From an optimization exercise on the open Yosys and OpenROAD flow, aimed at small area; shortcuts taken in it are not production practice.
The RTL was checked by simulation tests, not by an equivalence proof against the original design.
The series may have gaps, and a smaller design here may also do less where the tests do not look.
Power figures rest on the tool's default switching activity, not on a simulated workload.

**design/flow/design.v**
```verilog
`timescale 1ns / 1ps
module cpu5 (
   input             clock,
   input             reset,
   output     [31:0] imem_addr,
   input      [31:0] imem_rdata,
   output     [31:0] dmem_addr,
   input      [31:0] dmem_rdata,
   output            dmem_we,
   output     [31:0] dmem_wdata
);
   parameter LW = 6'b100011, SW = 6'b101011, BEQ = 6'b000100, no_op = 32'b0000000_0000000_0000000_0000000, ALUop = 6'b0,
             BNE = 6'b000101, JRTop = 6'b011110, LWCABop=6'b011111;
   reg[31:0] PC, Regs[0:31],  
             IFIDIR, IDEXA, IDEXB, IDEXC,IDEXD, IDEXIR, EXMEMIR, EXMEMB,  
             EXMEMALUOut, MEMWBValue, MEMWBIR;  
   wire [4:0] IDEXrs, IDEXrt, IDEXrd,IDEXrshamt,EXMEMrd, MEMWBrd, EXMEMrt, IFIDrs, IFIDrt,IFIDrshamt,IFIDrd;  
   wire [5:0] EXMEMop, MEMWBop, IDEXop, IFIDop;  
   wire [31:0] Ain, Bin,Cin,Din;
   wire flush;
   reg outbound;
   wire takebranch, stall, bypassAfromMEM, bypassAfromALUinWB,bypassBfromMEM, bypassBfromALUinWB,
        bypassAfromLWinWB, bypassBfromLWinWB;
   wire bypassIDEXAfromWB, bypassIDEXBfromWB;
   wire bypassCfromMEM,bypassCfromALUinWB,bypassCfromLWinWB;
   wire bypassDfromMEM,bypassDfromALUinWB,bypassDfromLWinWB;
   wire bypassAfromLWCABinWB,bypassBfromLWCABinWB,bypassCfromLWCABinWB,bypassDfromLWCABinWB;
   assign IDEXrs = IDEXIR[25:21]; assign IDEXrt = IDEXIR[20:16]; 
   assign IDEXrd = IDEXIR[15:11]; assign IDEXrshamt=IDEXIR[10:6];
   assign EXMEMrd = EXMEMIR[15:11]; assign EXMEMrt = EXMEMIR[20:16];
   assign MEMWBrd = MEMWBIR[15:11]; assign EXMEMop = EXMEMIR[31:26];
   assign MEMWBop = MEMWBIR[31:26];  assign IDEXop = IDEXIR[31:26];
   assign IFIDop = IFIDIR[31:26]; assign IFIDrs = IFIDIR[25:21];
   assign IFIDrt = IFIDIR[20:16]; assign IFIDrshamt=IFIDIR[10:6];
   assign IFIDrd = IFIDIR[15:11];
   assign bypassAfromMEM = (IDEXrs == EXMEMrd) & (IDEXrs != 0) & (EXMEMop == ALUop);  
   assign bypassBfromMEM = (IDEXrt == EXMEMrd)&(IDEXrt != 0) & (EXMEMop == ALUop);  
   assign bypassCfromMEM = (IDEXrshamt == EXMEMrd)&(IDEXrshamt != 0) & (EXMEMop == ALUop);  
   assign bypassDfromMEM = (IDEXrd == EXMEMrd) & (IDEXrd != 0) & (EXMEMop == ALUop);  
   assign bypassAfromALUinWB =( IDEXrs == MEMWBrd) & (IDEXrs != 0) & (MEMWBop == ALUop);
   assign bypassBfromALUinWB = (IDEXrt == MEMWBrd) & (IDEXrt != 0) & (MEMWBop == ALUop);
   assign bypassCfromALUinWB = (IDEXrshamt == MEMWBrd) & (IDEXrshamt != 0) & (MEMWBop == ALUop);
   assign bypassDfromALUinWB =( IDEXrd == MEMWBrd) & (IDEXrd != 0) & (MEMWBop == ALUop);
   assign bypassAfromLWinWB =( IDEXrs == MEMWBIR[20:16]) & (IDEXrs != 0) & (MEMWBop == LW);
   assign bypassBfromLWinWB = (IDEXrt == MEMWBIR[20:16]) & (IDEXrt != 0) & (MEMWBop == LW);
   assign bypassCfromLWinWB = (IDEXrshamt == MEMWBIR[20:16]) & (IDEXrshamt != 0) & (MEMWBop == LW);
   assign bypassDfromLWinWB = ( IDEXrd == MEMWBIR[20:16]) & (IDEXrd != 0) & (MEMWBop == LW) & (IDEXop == LWCABop);
   assign bypassAfromLWCABinWB =( IDEXrs == MEMWBIR[25:21]) & (IDEXrs != 0) & (MEMWBop == LWCABop);
   assign bypassBfromLWCABinWB = (IDEXrt == MEMWBIR[25:21]) & (IDEXrt != 0) & (MEMWBop == LWCABop);
   assign bypassCfromLWCABinWB = (IDEXrshamt == MEMWBIR[25:21]) & (IDEXrshamt != 0) & (MEMWBop == LWCABop);
   assign bypassDfromLWCABinWB =( IDEXrd == MEMWBIR[25:21]) & (IDEXrd != 0) & (MEMWBop == LWCABop);
   assign Ain = bypassAfromMEM? EXMEMALUOut :
               (bypassAfromALUinWB | bypassAfromLWinWB | bypassAfromLWCABinWB)? MEMWBValue : IDEXA;
   assign Bin = bypassBfromMEM? EXMEMALUOut :
               (bypassBfromALUinWB | bypassBfromLWinWB | bypassBfromLWCABinWB)? MEMWBValue: IDEXB;
   assign Cin = bypassCfromMEM? EXMEMALUOut :
               (bypassCfromALUinWB | bypassCfromLWinWB | bypassCfromLWCABinWB)? MEMWBValue: IDEXC; 
   assign Din = bypassDfromMEM? EXMEMALUOut :
               (bypassDfromALUinWB | bypassDfromLWinWB | bypassDfromLWCABinWB)? MEMWBValue: IDEXD;      
   assign bypassIDEXAfromWB = (MEMWBIR != no_op) & (IFIDIR != no_op) &
   (((IFIDIR[25:21] == MEMWBIR[20:16]) & (MEMWBop == LW)) | ( (MEMWBop == ALUop) & (MEMWBrd == IFIDrs)));
   assign bypassIDEXBfromWB = (MEMWBIR != no_op) & (IFIDIR != no_op) &
   (((IFIDIR[20:16] == MEMWBIR[20:16]) & (MEMWBop == LW)) | ( (MEMWBop == ALUop) & (MEMWBrd == IFIDrt)));
   assign stall = ((IDEXIR[31:26] == LW) &&  
         ((((IFIDop == LW)|(IFIDop == SW)) && (IFIDrs == IDEXrt)) |  
          ((IFIDop == LWCABop)&&((IFIDrt == IDEXrt)|(IFIDrd == IDEXrt))) |  
          ((IFIDop == ALUop) && ((IFIDrs == IDEXrt) | (IFIDrt == IDEXrt) | (IFIDrshamt == IDEXrt)))|  
          ((IFIDop == JRTop) &&  (IFIDrs == IDEXrt)) |  
          ((IFIDop == SW) &&  ((IFIDrs == IDEXrt) | (IFIDrt == IDEXrt))) |  
          (((IFIDop == BEQ)|(IFIDop == BNE)) && ((IFIDrs == IDEXrt) | (IFIDrt == IDEXrt))))) |
          ((EXMEMIR[31:26] == LW) && ((IFIDop==BEQ)|(IFIDop==BNE)) && ((IFIDrs==EXMEMrt)|(IFIDrt==EXMEMrt))) |
          ((IDEXIR[31:26] == ALUop) && ((IFIDop==BEQ)|(IFIDop==BNE)) && ((IFIDrs==IDEXrd) | (IFIDrt==IDEXrd))) |
          ((IDEXIR[31:26] == LWCABop) &&
          ((((IFIDop == LW)|(IFIDop == SW)) && (IFIDrs == IDEXrs)) |  
          ((IFIDop == LWCABop)&&((IFIDrt == IDEXrs)|(IFIDrd == IDEXrs))) |  
          ((IFIDop == ALUop) && ((IFIDrs == IDEXrs) | (IFIDrt == IDEXrs) | (IFIDrshamt==IDEXrs)))|  
          ((IFIDop == JRTop) &&  (IFIDrs == IDEXrt)) |   
          ((IFIDop == SW) &&  ((IFIDrs == IDEXrs) | (IFIDrt == IDEXrs)))));
   assign takebranch = ((IDEXIR[31:26]==BEQ) && (Ain == Bin)) |
                       ((IDEXIR[31:26]==BNE) && (Ain != Bin));
   assign flush = (~stall & takebranch) | ((IDEXop == JRTop) & (Ain == 0));
   assign imem_addr  = PC;
   assign dmem_addr  = EXMEMALUOut;
   assign dmem_wdata = EXMEMB;
   assign dmem_we    = (EXMEMop == SW);
   integer i;
   always @ (posedge clock) begin
      if (reset) begin
         PC <= 0;
         IFIDIR <= no_op; IDEXIR <= no_op; EXMEMIR <= no_op; MEMWBIR <= no_op;  
         for (i=0;i<=31;i=i+1) Regs[i] <= i;  
         IDEXA <= 0; IDEXB <= 0; IDEXC <= 0; IDEXD <= 0;
         EXMEMB <= 0; EXMEMALUOut <= 0; MEMWBValue <= 0;
         outbound <= 0;
      end else begin
         if (~stall) begin  
            if (~takebranch) begin
               IFIDIR <= imem_rdata;
               PC <= PC + 4;
            end else begin  
               PC <= PC + ({{16{IDEXIR[15]}}, IDEXIR[15:0]}<<2) - 4; 
            end        
            if ( ~bypassIDEXAfromWB ) begin
                  IDEXA <= Regs[IFIDIR[25:21]];
                end
            else begin
                  IDEXA <= MEMWBValue;
                end
            if ( ~bypassIDEXBfromWB) begin
              IDEXB <= Regs[IFIDIR[20:16]];  
              end
            else begin
              IDEXB <= MEMWBValue;
              end
            IDEXC <= Regs[IFIDIR[10:6]];
            IDEXD <= Regs[IFIDIR[15:11]];
            IDEXIR <= IFIDIR;   
         end
         else begin   
            IDEXIR <= no_op;
         end
         if ((IDEXop==LW) |(IDEXop==SW))   
           begin
              EXMEMALUOut <= Ain +{{16{IDEXIR[15]}}, IDEXIR[15:0]};
              EXMEMIR <= IDEXIR; EXMEMB <= Bin;
           end
         else if (IDEXop == JRTop)
           begin
               if (Ain == 0) begin
               EXMEMALUOut <= 1;
               PC <= PC + ({{16{IDEXIR[15]}}, IDEXIR[15:0]}<<2) - 4;
               EXMEMIR <= IDEXIR; EXMEMB <= Bin;
           end
           else begin
               EXMEMIR <= no_op;
           end
         end
         else if (IDEXop == LWCABop)begin
           if(Bin < Din)begin
               EXMEMALUOut <= Bin;
               outbound <= 0;
           end
           else begin
               EXMEMALUOut <= 0;
               outbound <= 1;
           end
           EXMEMIR <= IDEXIR; EXMEMB <= Bin;
         end
         else if (IDEXop==ALUop) case (IDEXIR[5:0])  
                  29: begin
                      if(Ain < Bin) begin
                           EXMEMALUOut <= Cin;
                           EXMEMIR <= IDEXIR; EXMEMB <= Bin;
                      end
                      else
                           EXMEMIR <= no_op;
                      end
                  32: begin
                         EXMEMALUOut <= Ain + Bin;   
                      end
                  36: begin  
                         EXMEMALUOut <= Ain & Bin;
                      end
                  37: begin  
                         EXMEMALUOut <= Ain | Bin;
                      end
                  42: begin  
                         if(Ain < Bin) begin
                           EXMEMALUOut <= 32'b1;
                         end
                         else begin
                           EXMEMALUOut <= 32'b0;
                         end
                      end
                  default: begin  end  
                endcase
         if(IDEXop == ALUop && IDEXIR[5:0] != 29) begin
         EXMEMIR <= IDEXIR; EXMEMB <= Bin;
         end
         if (EXMEMop==ALUop | EXMEMop ==JRTop) MEMWBValue <= EXMEMALUOut;  
         else if (EXMEMop == LW) MEMWBValue <= dmem_rdata;
         else if (EXMEMop == LWCABop) begin
           if(outbound) begin
            MEMWBValue <=0;
           end
           else begin
           MEMWBValue <= dmem_rdata;
         end
         end
         MEMWBIR <= EXMEMIR;  
         if ((MEMWBop == JRTop)) Regs[MEMWBIR[25:21]] <= MEMWBValue;  
         else if (MEMWBop == LWCABop) Regs[MEMWBIR[25:21]] <= MEMWBValue; 
         else if ((MEMWBop == ALUop) & (MEMWBrd != 0)) Regs[MEMWBrd] <= MEMWBValue;  
         else if ((MEMWBop == LW)& (MEMWBIR[20:16] != 0)) begin
                  Regs[MEMWBIR[20:16]] <= MEMWBValue;
              end
         if (flush) begin
            IFIDIR <= no_op;
            IDEXIR <= no_op;
         end
      end
   end
endmodule
```
**design/flow/run.sh**
```bash
#!/bin/bash
# synth_recipe.tcl (not shown) runs the flow's synth.tcl, then flattens the netlist and writes it again
# the make line also repeats each setting of config.mk as NAME=value (left out here)
make -C /OpenROAD-flow-scripts/flow DESIGN_CONFIG=/design/flow/config.mk WORK_HOME=/design/flow/orfs CLKGATE_MAP_FILE= SYNTH_SCRIPT=/design/flow/synth_recipe.tcl finish
```
**design/flow/config.mk**
```make
export PLATFORM = sky130hd
export DESIGN_NAME = cpu5
export DESIGN_NICKNAME = cpu5
export VERILOG_FILES = /design/flow/design.v
export SDC_FILE = /design/flow/constraint.sdc
export NUM_CORES = 4
export LEC_CHECK = 0
export CAP_MARGIN = 20
export CORE_MARGIN = 2
export CORE_UTILIZATION = 40
export SLEW_MARGIN = 20
```
**design/flow/constraint.sdc**
```tcl
create_clock -name core_clock -period 10.0 [get_ports {clock}]
set_input_delay 2.0000 -clock core_clock [delete_from_list [all_inputs] [get_ports {clock}]]
set_output_delay 2.0000 -clock core_clock [all_outputs]
set_load 0.01 [all_outputs]
```
Run 1, placement by cell class:
The bar under the picture is 100 um long.
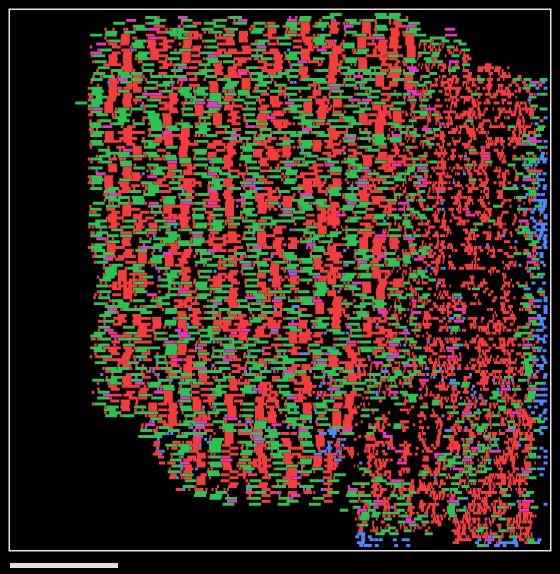
green -> registers  # cells 1417
magenta -> clock drivers and dummy loads  # cells 296
blue -> remaining buffers and delay cells  # cells 388
red -> remaining logic cells  # cells 5550

Run 1, where the registers sit:
The bar under the picture is 100 um long. Other sequential cells in the stronger gray, the rest of the logic in the fainter gray.
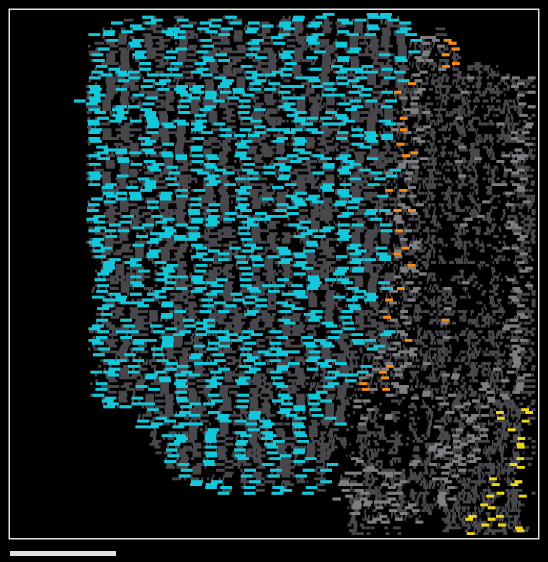
yellow -> PC  # sequential cells 30, where bottom right
orange -> IDEXC  # sequential cells 32, where a vertical strip on the right
cyan -> Regs  # sequential cells 1024
not colored = 331

==> results_dict.tcl, run 1 <==
set metrics [dict create \
    cpMaxStageDelayCell "nor2_4" \
    final_cell_count_no_fill 10856 \
    final.period_utilization_pct 80.3 \
    finClkSkew_ps 39.2 \
    met1_length_mm 137 \
    io-pin-count 163 \
    crit_arrival_ps 8730 \
    vias 71983 \
    area_delta_synth_final_pct 10.7 \
    wl_met3_mm 46.2 \
    antenna_left 0 \
    dp.cells 10557 \
    drc 0 \
    cp_top_family "simple AND/OR/NAND/NOR gates" \
    yosys-top-cells-count "mux4_2, edfxtp_1, and2_1" \
    power.density_mw_per_mm2 155 \
    synth_top_cell_by_area "edfxtp_1" \
    dieArea_mm2 0.248 \
    clk_pin_slew_worst_paths_ps 60 \
    leakagePower_nw 37.2 \
    clockPowerShare_pct 36.2 \
    grt_pass1_vias 70343 \
    fillers 21835 \
    synthXorXnorAreaFrac_pct 2.36 \
    synth_area_mm2 0.0975 \
    cts_tree "built" \
    grt_usage_pct 29.9 \
    top_usage_layer "met2" \
    period_minus_slack_ps 8030 \
    start_kind "flop" \
    cts_hold_buf 0 \
    fin_util_pct 44.5 \
    fin_setup_tns_ps 0 \
    final_common_cell "mux4_2" \
    met3_usage_pct 8.43 \
    wl_per_cell_um 34.6 \
    outcome "timing/DRC/antenna clean" \
]
Run 1, port wiring:
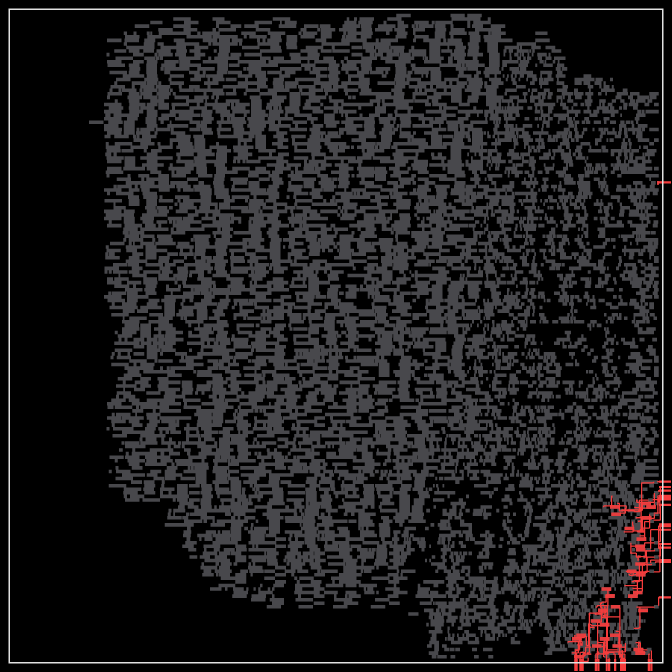
red -> imem_addr  # bits 32, direction output, end cells 32, buffers 30, wire 1400 um

run 1: final cells by class:
cell class                      instances  area (um2)  area share, %
Antenna cell                            3        7.51        0.00695
Clock buffer                          200        4430           4.10
Clock inverter                         96         825          0.764
Inverter                              212         798          0.739
Multi-Input combinational cell       5338       55700           51.6
Sequential cell                      1417       38700           35.8
Tap cell                             3202        4010           3.71
Timing Repair Buffer                  388        3470           3.21
run 1: metrics by stage:
step	total power [mW]	instance area (um2)	hold WS (ps)	setup slack, ps
after global routing	17.2	108000	473	1630
after global placement	10.7	103000	436	2160
after floorplan	9.34	97500	427	3510
final	16.8	108000	448	1970
after detailed placement	10.7	103000	442	2000
after CTS	16.7	108000	449	2000
run 1: path summary, 6_finish.rpt:
path | startpoint | to | slack [ps] | depth (start not counted)
worst min-delay path | EXMEMIR[24]$_SDFFE_PP0P_ | EXMEMIR[24]$_SDFFE_PP0P_ | 450 | 2
worst max-delay path | MEMWBIR[30]$_SDFF_PP0_ | EXMEMB[30]$_SDFFE_PP0P_ | 1970 | 22
worst max register to register | MEMWBIR[30]$_SDFF_PP0_ | EXMEMB[30]$_SDFFE_PP0P_ | 1970 | 22
worst min register to register | EXMEMIR[24]$_SDFFE_PP0P_ | EXMEMIR[24]$_SDFFE_PP0P_ | 450 | 2
run 1: cell families (layout without fill, tap and decap cells):
kind of cell             after synthesis  count (layout)
AO/OA/AOI/OAI                       1006            1006
AND/OR/NAND/NOR                     2294            2294
buffers and inverters               1003             896
flip-flops                          1417            1417
adder cells (fa/ha/maj)              212             212
other                                  1               5
XOR/XNOR                             263             263
multiplexers                        1561            1561
run 1: power groups by stage:
stage	combinational (mW)	clock [mW]	sequential, mW
floorplan	2.53	0	6.81
global placement	3.72	0	6.96
detailed placement	3.73	0	6.98
CTS	3.74	6.10	6.86
global route	4.02	6.30	6.90
finish	3.83	6.06	6.87
run 1: worst register-to-register path, stage by stage (launching register included):
cell	delay, ps
dfxtp_1	320
or3_4	410
nor4_4	440
nand4_2	250
and3_1	350
nor2_4	890
mux2i_1	210
o21ai_0	600
ha_1	400
nor2_1	180
o21ai_0	150
nor2_1	250
a221o_1	290
or3b_2	150
o22a_1	120
o31ai_1	70
o31a_1	290
o21ai_0	550
a21boi_1	220
o21bai_4	620
buf_4	690
mux2i_1	380
nor2_1	60
--- run 2 (changed files replaced; the others as in run 1) ---
==> design/flow/design.v <==
`timescale 1ns / 1ps
module cpu5 (
   input             clock,
   input             reset,
   output     [31:0] imem_addr,
   input      [31:0] imem_rdata,
   output     [31:0] dmem_addr,
   input      [31:0] dmem_rdata,
   output            dmem_we,
   output     [31:0] dmem_wdata
);
   localparam [5:0] ALUop = 6'b000000, LW = 6'b100011, SW = 6'b101011, BEQ = 6'b000100,
                    BNE = 6'b000101, JRTop = 6'b011110, LWCABop = 6'b011111;
   reg  [31:2] PC;
   reg  [31:0] IFIDIR;
   reg  [25:0] dxf;                  
   reg         dx_alu, dx_lw, dx_sw, dx_beq, dx_bne, dx_jrt, dx_lwcab, dx_nz;
   reg  [31:0] IDEXA, IDEXB, IDEXCD;  
   reg  [31:0] EXMEMALUOut, EXMEMB;
   reg  [4:0]  xm_dest;
   reg         xm_we, xm_fwdM, xm_fwdW, xm_fwdI, xm_sw, xm_lw, xm_ld;
   reg  [31:0] MEMWBValue;
   reg  [4:0]  mw_dest;
   reg         mw_we, mw_fwdW, mw_fwdI;
   wire [5:0] i_op = IFIDIR[31:26];
   wire [4:0] i_rs = IFIDIR[25:21], i_rt = IFIDIR[20:16], i_rd = IFIDIR[15:11], i_sh = IFIDIR[10:6];
   wire i_alu = (i_op == ALUop), i_lw = (i_op == LW), i_sw = (i_op == SW), i_beq = (i_op == BEQ),
        i_bne = (i_op == BNE), i_jrt = (i_op == JRTop), i_lwcab = (i_op == LWCABop);
   wire i_br = i_beq | i_bne;
   wire i_nz = |IFIDIR[25:0];
   wire [4:0] i_fa = i_lwcab ? i_rd : i_rs;
   wire [4:0] i_fb = i_rt;
   wire [4:0] d_rs = dxf[25:21], d_rt = dxf[20:16], d_rd = dxf[15:11];
   wire [5:0] d_fn = dxf[5:0];
   wire [15:0] d_imm = dxf[15:0];
   wire [31:0] d_sext = {{16{d_imm[15]}}, d_imm};
   wire [31:0] A = IDEXA, B = IDEXB, CD = IDEXCD;
   wire a_zero = (A == 32'b0);
   wire lt_ab  = (A < B);
   wire eq_ab  = (A == B);
   wire lt_ba  = ~lt_ab & ~eq_ab;
   wire f29  = dx_alu & (d_fn == 6'd29);
   wire fadd = dx_alu & (d_fn == 6'd32);
   wire fand = dx_alu & (d_fn == 6'd36);
   wire for_ = dx_alu & (d_fn == 6'd37);
   wire fslt = dx_alu & (d_fn == 6'd42);
   wire jrt_taken = dx_jrt & a_zero;
   wire takebranch = (dx_beq & eq_ab) | (dx_bne & ~eq_ab);
   wire xm_hold = ~(dx_alu | dx_lw | dx_sw | dx_jrt | dx_lwcab);
   wire xm_nop  = (dx_jrt & ~a_zero) | (f29 & ~lt_ab);
   wire [31:0] sum = A + (dx_alu ? B : d_sext);
   wire s_sum  = dx_lw | dx_sw | fadd;
   wire s_b    = dx_lwcab & lt_ba;
   wire s_cd   = f29 & lt_ab;
   wire s_one  = jrt_taken | (fslt & lt_ab);
   wire s_hold = ~(dx_lw | dx_sw | jrt_taken | dx_lwcab | s_cd | fadd | fand | for_ | fslt);
   wire [31:0] alu_n = ({32{s_sum}}  & sum) |
                       ({32{s_b}}    & B) |
                       ({32{s_cd}}   & CD) |
                       ({32{fand}}   & (A & B)) |
                       ({32{for_}}   & (A | B)) |
                       ({32{s_hold}} & EXMEMALUOut) |
                       {31'b0, s_one};
   wire       rd_nz = |d_rd;
   wire       rt_nz = |d_rt;
   wire       rs_nz = |d_rs;
   wire [4:0] dest_new = dx_alu ? d_rd : dx_lw ? d_rt : d_rs;
   wire [4:0] xm_dest_n = xm_hold ? xm_dest : dest_new;
   wire       ld_ok = ~xm_hold & ~xm_nop;
   wire xm_we_n   = xm_hold ? xm_we   : ld_ok & (dx_jrt | dx_lwcab | (dx_alu & rd_nz) | (dx_lw & rt_nz));
   wire xm_fwdM_n = xm_hold ? xm_fwdM : ld_ok & dx_alu & rd_nz;
   wire xm_fwdW_n = xm_hold ? xm_fwdW : ld_ok & ((dx_alu & rd_nz) | (dx_lw & rt_nz) | (dx_lwcab & rs_nz));
   wire xm_fwdI_n = xm_hold ? xm_fwdI : ld_ok & (dx_lw | (dx_alu & dx_nz));
   wire xm_sw_n   = xm_hold ? xm_sw   : ld_ok & dx_sw;
   wire xm_lw_n   = xm_hold ? xm_lw   : ld_ok & dx_lw;
   wire xm_ld_n   = xm_hold ? xm_ld   : ld_ok & (dx_lw | (dx_lwcab & lt_ba));
   wire [31:0] wbv_n = xm_ld ? dmem_rdata : EXMEMALUOut;
   wire stall =
        (dx_lw & ((((i_lw | i_sw) & (i_rs == d_rt))) |
                  (i_lwcab & ((i_rt == d_rt) | (i_rd == d_rt))) |
                  (i_alu & ((i_rs == d_rt) | (i_rt == d_rt) | (i_sh == d_rt))) |
                  (i_jrt & (i_rs == d_rt)) |
                  (i_sw & ((i_rs == d_rt) | (i_rt == d_rt))) |
                  (i_br & ((i_rs == d_rt) | (i_rt == d_rt))))) |
        (xm_lw & i_br & ((i_rs == xm_dest) | (i_rt == xm_dest))) |
        (dx_alu & i_br & ((i_rs == d_rd) | (i_rt == d_rd))) |
        (dx_lwcab & ((((i_lw | i_sw) & (i_rs == d_rs))) |
                  (i_lwcab & ((i_rt == d_rs) | (i_rd == d_rs))) |
                  (i_alu & ((i_rs == d_rs) | (i_rt == d_rs) | (i_sh == d_rs))) |
                  (i_jrt & (i_rs == d_rt)) |
                  (i_sw & ((i_rs == d_rs) | (i_rt == d_rs)))));
   wire flush = (~stall & takebranch) | jrt_taken;
   wire bubble = stall | flush;
   reg [31:0] R [0:31];
   wire [31:0] wd0 = reset ? 32'd0  : MEMWBValue;           
   wire [4:0]  wd1 = reset ? 5'h1f  : MEMWBValue[4:0];      
   genvar k;
   generate
      for (k = 0; k < 32; k = k + 1) begin : rf
         wire [4:0] kk = k;
         wire we = reset | (mw_we & (mw_dest == kk));
         wire [31:0] wd = {wd0[31:5], (wd1 & kk) | (wd0[4:0] & ~kk)};
         always @(posedge clock) if (we) R[k] <= wd;
      end
   endgenerate
   wire bA_m = xm_fwdM_n & (i_fa == xm_dest_n);
   wire bA_w = xm_fwdW   & (i_fa == xm_dest);
   wire bA_i = mw_fwdI   & (i_fa == mw_dest) & ~i_lwcab;
   wire bB_m = xm_fwdM_n & (i_fb == xm_dest_n);
   wire bB_w = xm_fwdW   & (i_fb == xm_dest);
   wire bB_i = mw_fwdI   & (i_fb == mw_dest);
   wire bC_m = xm_fwdM_n & (i_sh == xm_dest_n);
   wire bC_w = xm_fwdW   & (i_sh == xm_dest);
   wire selA_w = ~bA_m & bA_w, selA_i = ~bA_m & ~bA_w & bA_i, selA_r = ~(bA_m | bA_w | bA_i);
   wire selB_w = ~bB_m & bB_w, selB_i = ~bB_m & ~bB_w & bB_i, selB_r = ~(bB_m | bB_w | bB_i);
   wire selC_w = ~bC_m & bC_w, selC_r = ~(bC_m | bC_w);
   wire [31:0] decA = {32{selA_r}} & (32'd1 << i_fa);
   wire [31:0] decB = {32{selB_r}} & (32'd1 << i_fb);
   wire [31:0] decC = {32{selC_r}} & (32'd1 << i_sh);
   reg  [31:0] A_n, B_n, CD_n;
   integer j;
   always @* begin
      A_n  = ({32{bA_m}} & alu_n) | ({32{selA_w}} & wbv_n) | ({32{selA_i}} & MEMWBValue);
      B_n  = ({32{bB_m}} & alu_n) | ({32{selB_w}} & wbv_n) | ({32{selB_i}} & MEMWBValue);
      CD_n = ({32{bC_m}} & alu_n) | ({32{selC_w}} & wbv_n);
      for (j = 0; j < 32; j = j + 1) begin
         A_n  = A_n  | ({32{decA[j]}} & R[j]);
         B_n  = B_n  | ({32{decB[j]}} & R[j]);
         CD_n = CD_n | ({32{decC[j]}} & R[j]);
      end
   end
   assign imem_addr  = {PC, 2'b00};
   assign dmem_addr  = EXMEMALUOut;
   assign dmem_wdata = EXMEMB;
   assign dmem_we    = xm_sw;
   wire [16:0] offm1 = {d_imm[15], d_imm} - 17'd1;
   wire [31:2] pc_add = PC + (flush ? {{13{offm1[16]}}, offm1} : 30'd1);
   always @(posedge clock) begin
      IDEXA <= A_n; IDEXB <= B_n; IDEXCD <= CD_n;
      MEMWBValue <= wbv_n;
      if (dx_sw) EXMEMB <= B;
      mw_dest <= xm_dest;
      if (reset) begin
         PC <= 30'd0;
         IFIDIR <= 32'd0;
         dx_alu <= 1'b1; dx_lw <= 1'b0; dx_sw <= 1'b0; dx_beq <= 1'b0; dx_bne <= 1'b0;
         dx_jrt <= 1'b0; dx_lwcab <= 1'b0; dx_nz <= 1'b0;
         dxf[15:11] <= 5'd0; dxf[5:0] <= 6'd0;
         EXMEMALUOut <= 32'd0;
         xm_we <= 1'b0; xm_fwdM <= 1'b0; xm_fwdW <= 1'b0; xm_fwdI <= 1'b0;
         xm_sw <= 1'b0; xm_lw <= 1'b0; xm_ld <= 1'b0;
         mw_we <= 1'b0; mw_fwdW <= 1'b0; mw_fwdI <= 1'b0;
      end else begin
         if (flush | ~stall) PC <= pc_add;
         if (flush)       IFIDIR <= 32'd0;
         else if (~stall) IFIDIR <= imem_rdata;
         dx_alu   <= bubble | i_alu;
         dx_lw    <= ~bubble & i_lw;
         dx_sw    <= ~bubble & i_sw;
         dx_beq   <= ~bubble & i_beq;
         dx_bne   <= ~bubble & i_bne;
         dx_jrt   <= ~bubble & i_jrt;
         dx_lwcab <= ~bubble & i_lwcab;
         dx_nz    <= ~bubble & i_nz;
         dxf[15:11] <= bubble ? 5'd0 : IFIDIR[15:11];
         dxf[5:0]   <= bubble ? 6'd0 : IFIDIR[5:0];
         EXMEMALUOut <= alu_n;
         xm_we <= xm_we_n; xm_fwdM <= xm_fwdM_n; xm_fwdW <= xm_fwdW_n; xm_fwdI <= xm_fwdI_n;
         xm_sw <= xm_sw_n; xm_lw <= xm_lw_n; xm_ld <= xm_ld_n;
         mw_we <= xm_we; mw_fwdW <= xm_fwdW; mw_fwdI <= xm_fwdI;
      end
      dxf[25:16] <= IFIDIR[25:16];
      dxf[10:6]  <= IFIDIR[10:6];
      xm_dest <= xm_dest_n;
   end
endmodule
==> design/flow/config.mk <==
export PLATFORM = sky130hd
export DESIGN_NAME = cpu5
export DESIGN_NICKNAME = cpu5
export VERILOG_FILES = /design/flow/design.v
export SDC_FILE = /design/flow/constraint.sdc
export NUM_CORES = 4
export LEC_CHECK = 0
export CAP_MARGIN = 20
export CELL_PAD_IN_SITES_DETAIL_PLACEMENT = 1
export CELL_PAD_IN_SITES_GLOBAL_PLACEMENT = 1
export CORE_MARGIN = 2
export CORE_UTILIZATION = 30
export PLACE_DENSITY = 0.55
export SLEW_MARGIN = 20
Run 2, signal wires on met3:
The bar under the picture is 100 um long.
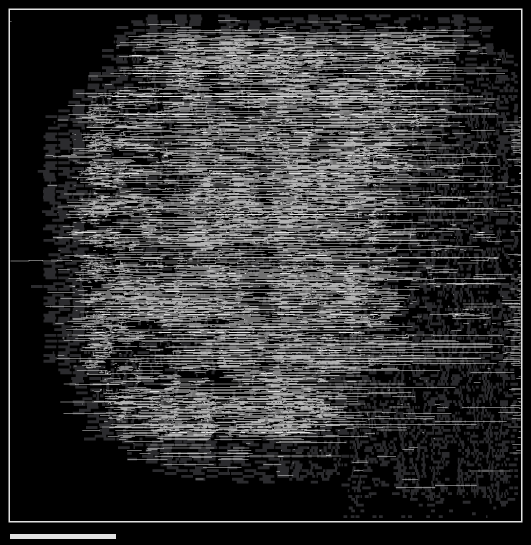
main direction = horizontal
nets with wire on the layer = 1464
share of all routed wire = 17%
wire length on this layer = 92.7 mm

Run 2, where the registers sit:
The bar under the picture is 100 um long. Other sequential cells in the stronger gray, the rest of the logic in the fainter gray.
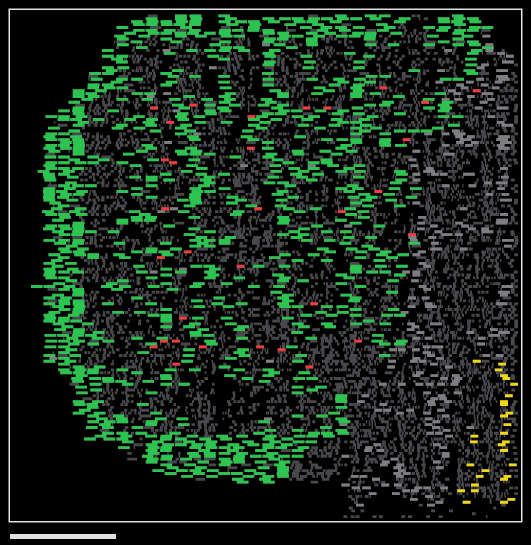
red -> MEMWBValue  # sequential cells 32
green -> R  # sequential cells 1024
yellow -> PC  # sequential cells 30, where bottom right

==> results_dict.tcl, run 2 <==
set metrics [dict create \
    power_mw 15.6 \
    final_cell_count_no_fill 9559 \
    synth_area_mm2 0.0688 \
    synth-simple-area-share_pct 11.0 \
    antenna_left 0 \
    clk_pin_slew_worst_paths_ps 60 \
    final_cell_area_mm2 0.0829 \
    power.density_mw_per_mm2 188 \
    vias 73026 \
    finClkSkew_ps 56.1 \
    cts_tree "built" \
    synthXorXnorAreaFrac_pct 1.91 \
    wl_per_cell_um 55.6 \
    leakagePower_nw 29.2 \
    rrSetupSlack_ps 2190 \
    io-pin-count 163 \
    htree_levels 4 \
    crit_arrival_ps 8310 \
    r2r_end "IDEXB[12]$_DFF_P_" \
    start_kind "flop" \
    grt_pass1_vias 66646 \
    hold_path_depth 2 \
    initial_utilization_pct 30.2 \
    final.period_utilization_pct 78.1 \
    period_minus_slack_ps 7810 \
    gp_congestion 1.07 \
    final_common_cell "edfxtp_1" \
    area_delta_synth_final_pct 20.4 \
    fin_util_pct 36.4 \
    dp_hpwl_mm 345 \
    grt_usage_pct 44.1 \
    grt_max_degree 50 \
    cts_hold_buf 0 \
    dp.cells 9175 \
    ff2ff_path_depth 15 \
    dieArea_mm2 0.233 \
    place_area_mm2 0.0770 \
    fin_setup_tns_ps 0 \
    dpl_worst_slack_ps 2670 \
    synth_top_cell_by_area "edfxtp_1" \
    outcome "timing/DRC/antenna clean" \
    hp-start "IFIDIR[20]$_SDFFE_PP0P_" \
    timing.hold.ws_ps 486 \
]
## run 2: cell types whose count changed in the layout (fill, tap and decap cells not counted), moves of 160 or more
cell	delta
mux2i_1	-163
a22o_1	+279
a221oi_1	+288
and2_1	-898
mux4_2	-1280
nor2_1	-296
a22oi_1	+646
nand4_1	+160
nand2_1	+206
## run 2: final cells by class
cell class              count  area [um2]  area share, %
flip-flops and latches   1331       37200           44.9
multi-input cells        4163       31000           37.5
repair buffers            540        4670           5.63
clock buffers             199        4310           5.20
well taps                3009        3760           4.54
clock inverters            95        1120           1.36
inverters                 134         503          0.607
diodes                     88         220          0.266
## run 2: worst max-delay path by stage
| stage | startpoint | endpoint | cells after the start |
|---|---|---|---|
| floorplan | IDEXA[31]$_DFF_P_ | PC[29]$_SDFFE_PP0P_ | 22 |
| global placement | dx_lw$_SDFF_PP0_ | IDEXB[12]$_DFF_P_ | 13 |
| detailed placement | dx_lw$_SDFF_PP0_ | IDEXB[12]$_DFF_P_ | 13 |
| CTS | dx_lw$_SDFF_PP0_ | IDEXB[12]$_DFF_P_ | 13 |
| global route | IDEXA[31]$_DFF_P_ | PC[31]$_SDFFE_PP0P_ | 21 |
| finish | IDEXA[8]$_DFF_P_ | IDEXB[12]$_DFF_P_ | 15 |
## run 2: report_power, final
group,switching [mW],internal (mW)
clock network,2.68,3.53
logic,1.89,0.617
registers,0.540,6.34
total,5.11,10.5
## run 2: cell families (layout without fill, tap and decap cells)
family,count (synthesis),in the layout
simple gates,1506,1506
compound gates,2203,2203
xor+xnor,150,150
fa+ha+maj,162,162
mux,140,140
flops,1331,1331
other cells,1,90
buf+inv,628,968
## run 2: worst max-delay path, cell delays in order (launching register included)
cell	delay, ps
dfxtp_1	1070
inv_1	120
ha_1	340
or3_1	150
nor3b_1	80
o41ai_2	740
o211ai_1	510
o211ai_1	450
buf_4	630
buf_4	440
a211oi_4	120
buf_4	490
a222oi_1	410
nand3_1	170
a2111oi_0	850
nand4b_1	750
## run 2: per-layer routing
layer	up-vias	part of all wire, %	global-route usage, %
met2	8367	38	58.5
li1	25302	-	-
met5	-	0.29	3.41
met1	36545	35	51.4
met4	88	9.4	32.3
met3	2724	17	26.2

what the ideal ports hide:
How much do the figures lean on ideal ports? The routed layouts below were timed once more, with nothing changed but the port constraints.
Step 1 assumes that a clkbuf_16 drives the clock port and a buf_2 every other input.
Step 2 times the ports against the registers' clock, not the clock port: input delays grow and output delays shrink by t, the midpoint of the rising clock arrivals with the driver on.
Three values: no drivers, after step 1, after step 2; two values: the first two.
| run | t, ns | setup slack, ns | slew at the worst register clock pin (ns) |
|---|---|---|---|
| run 1 | 0.946 | 1.970 / 1.970 / 1.970 | 0.07 / 0.07 |
| run 2 | 0.974 | 2.189 / 2.189 / 2.189 | 0.07 / 0.07 |
After both steps setup and hold are still met in every run listed.
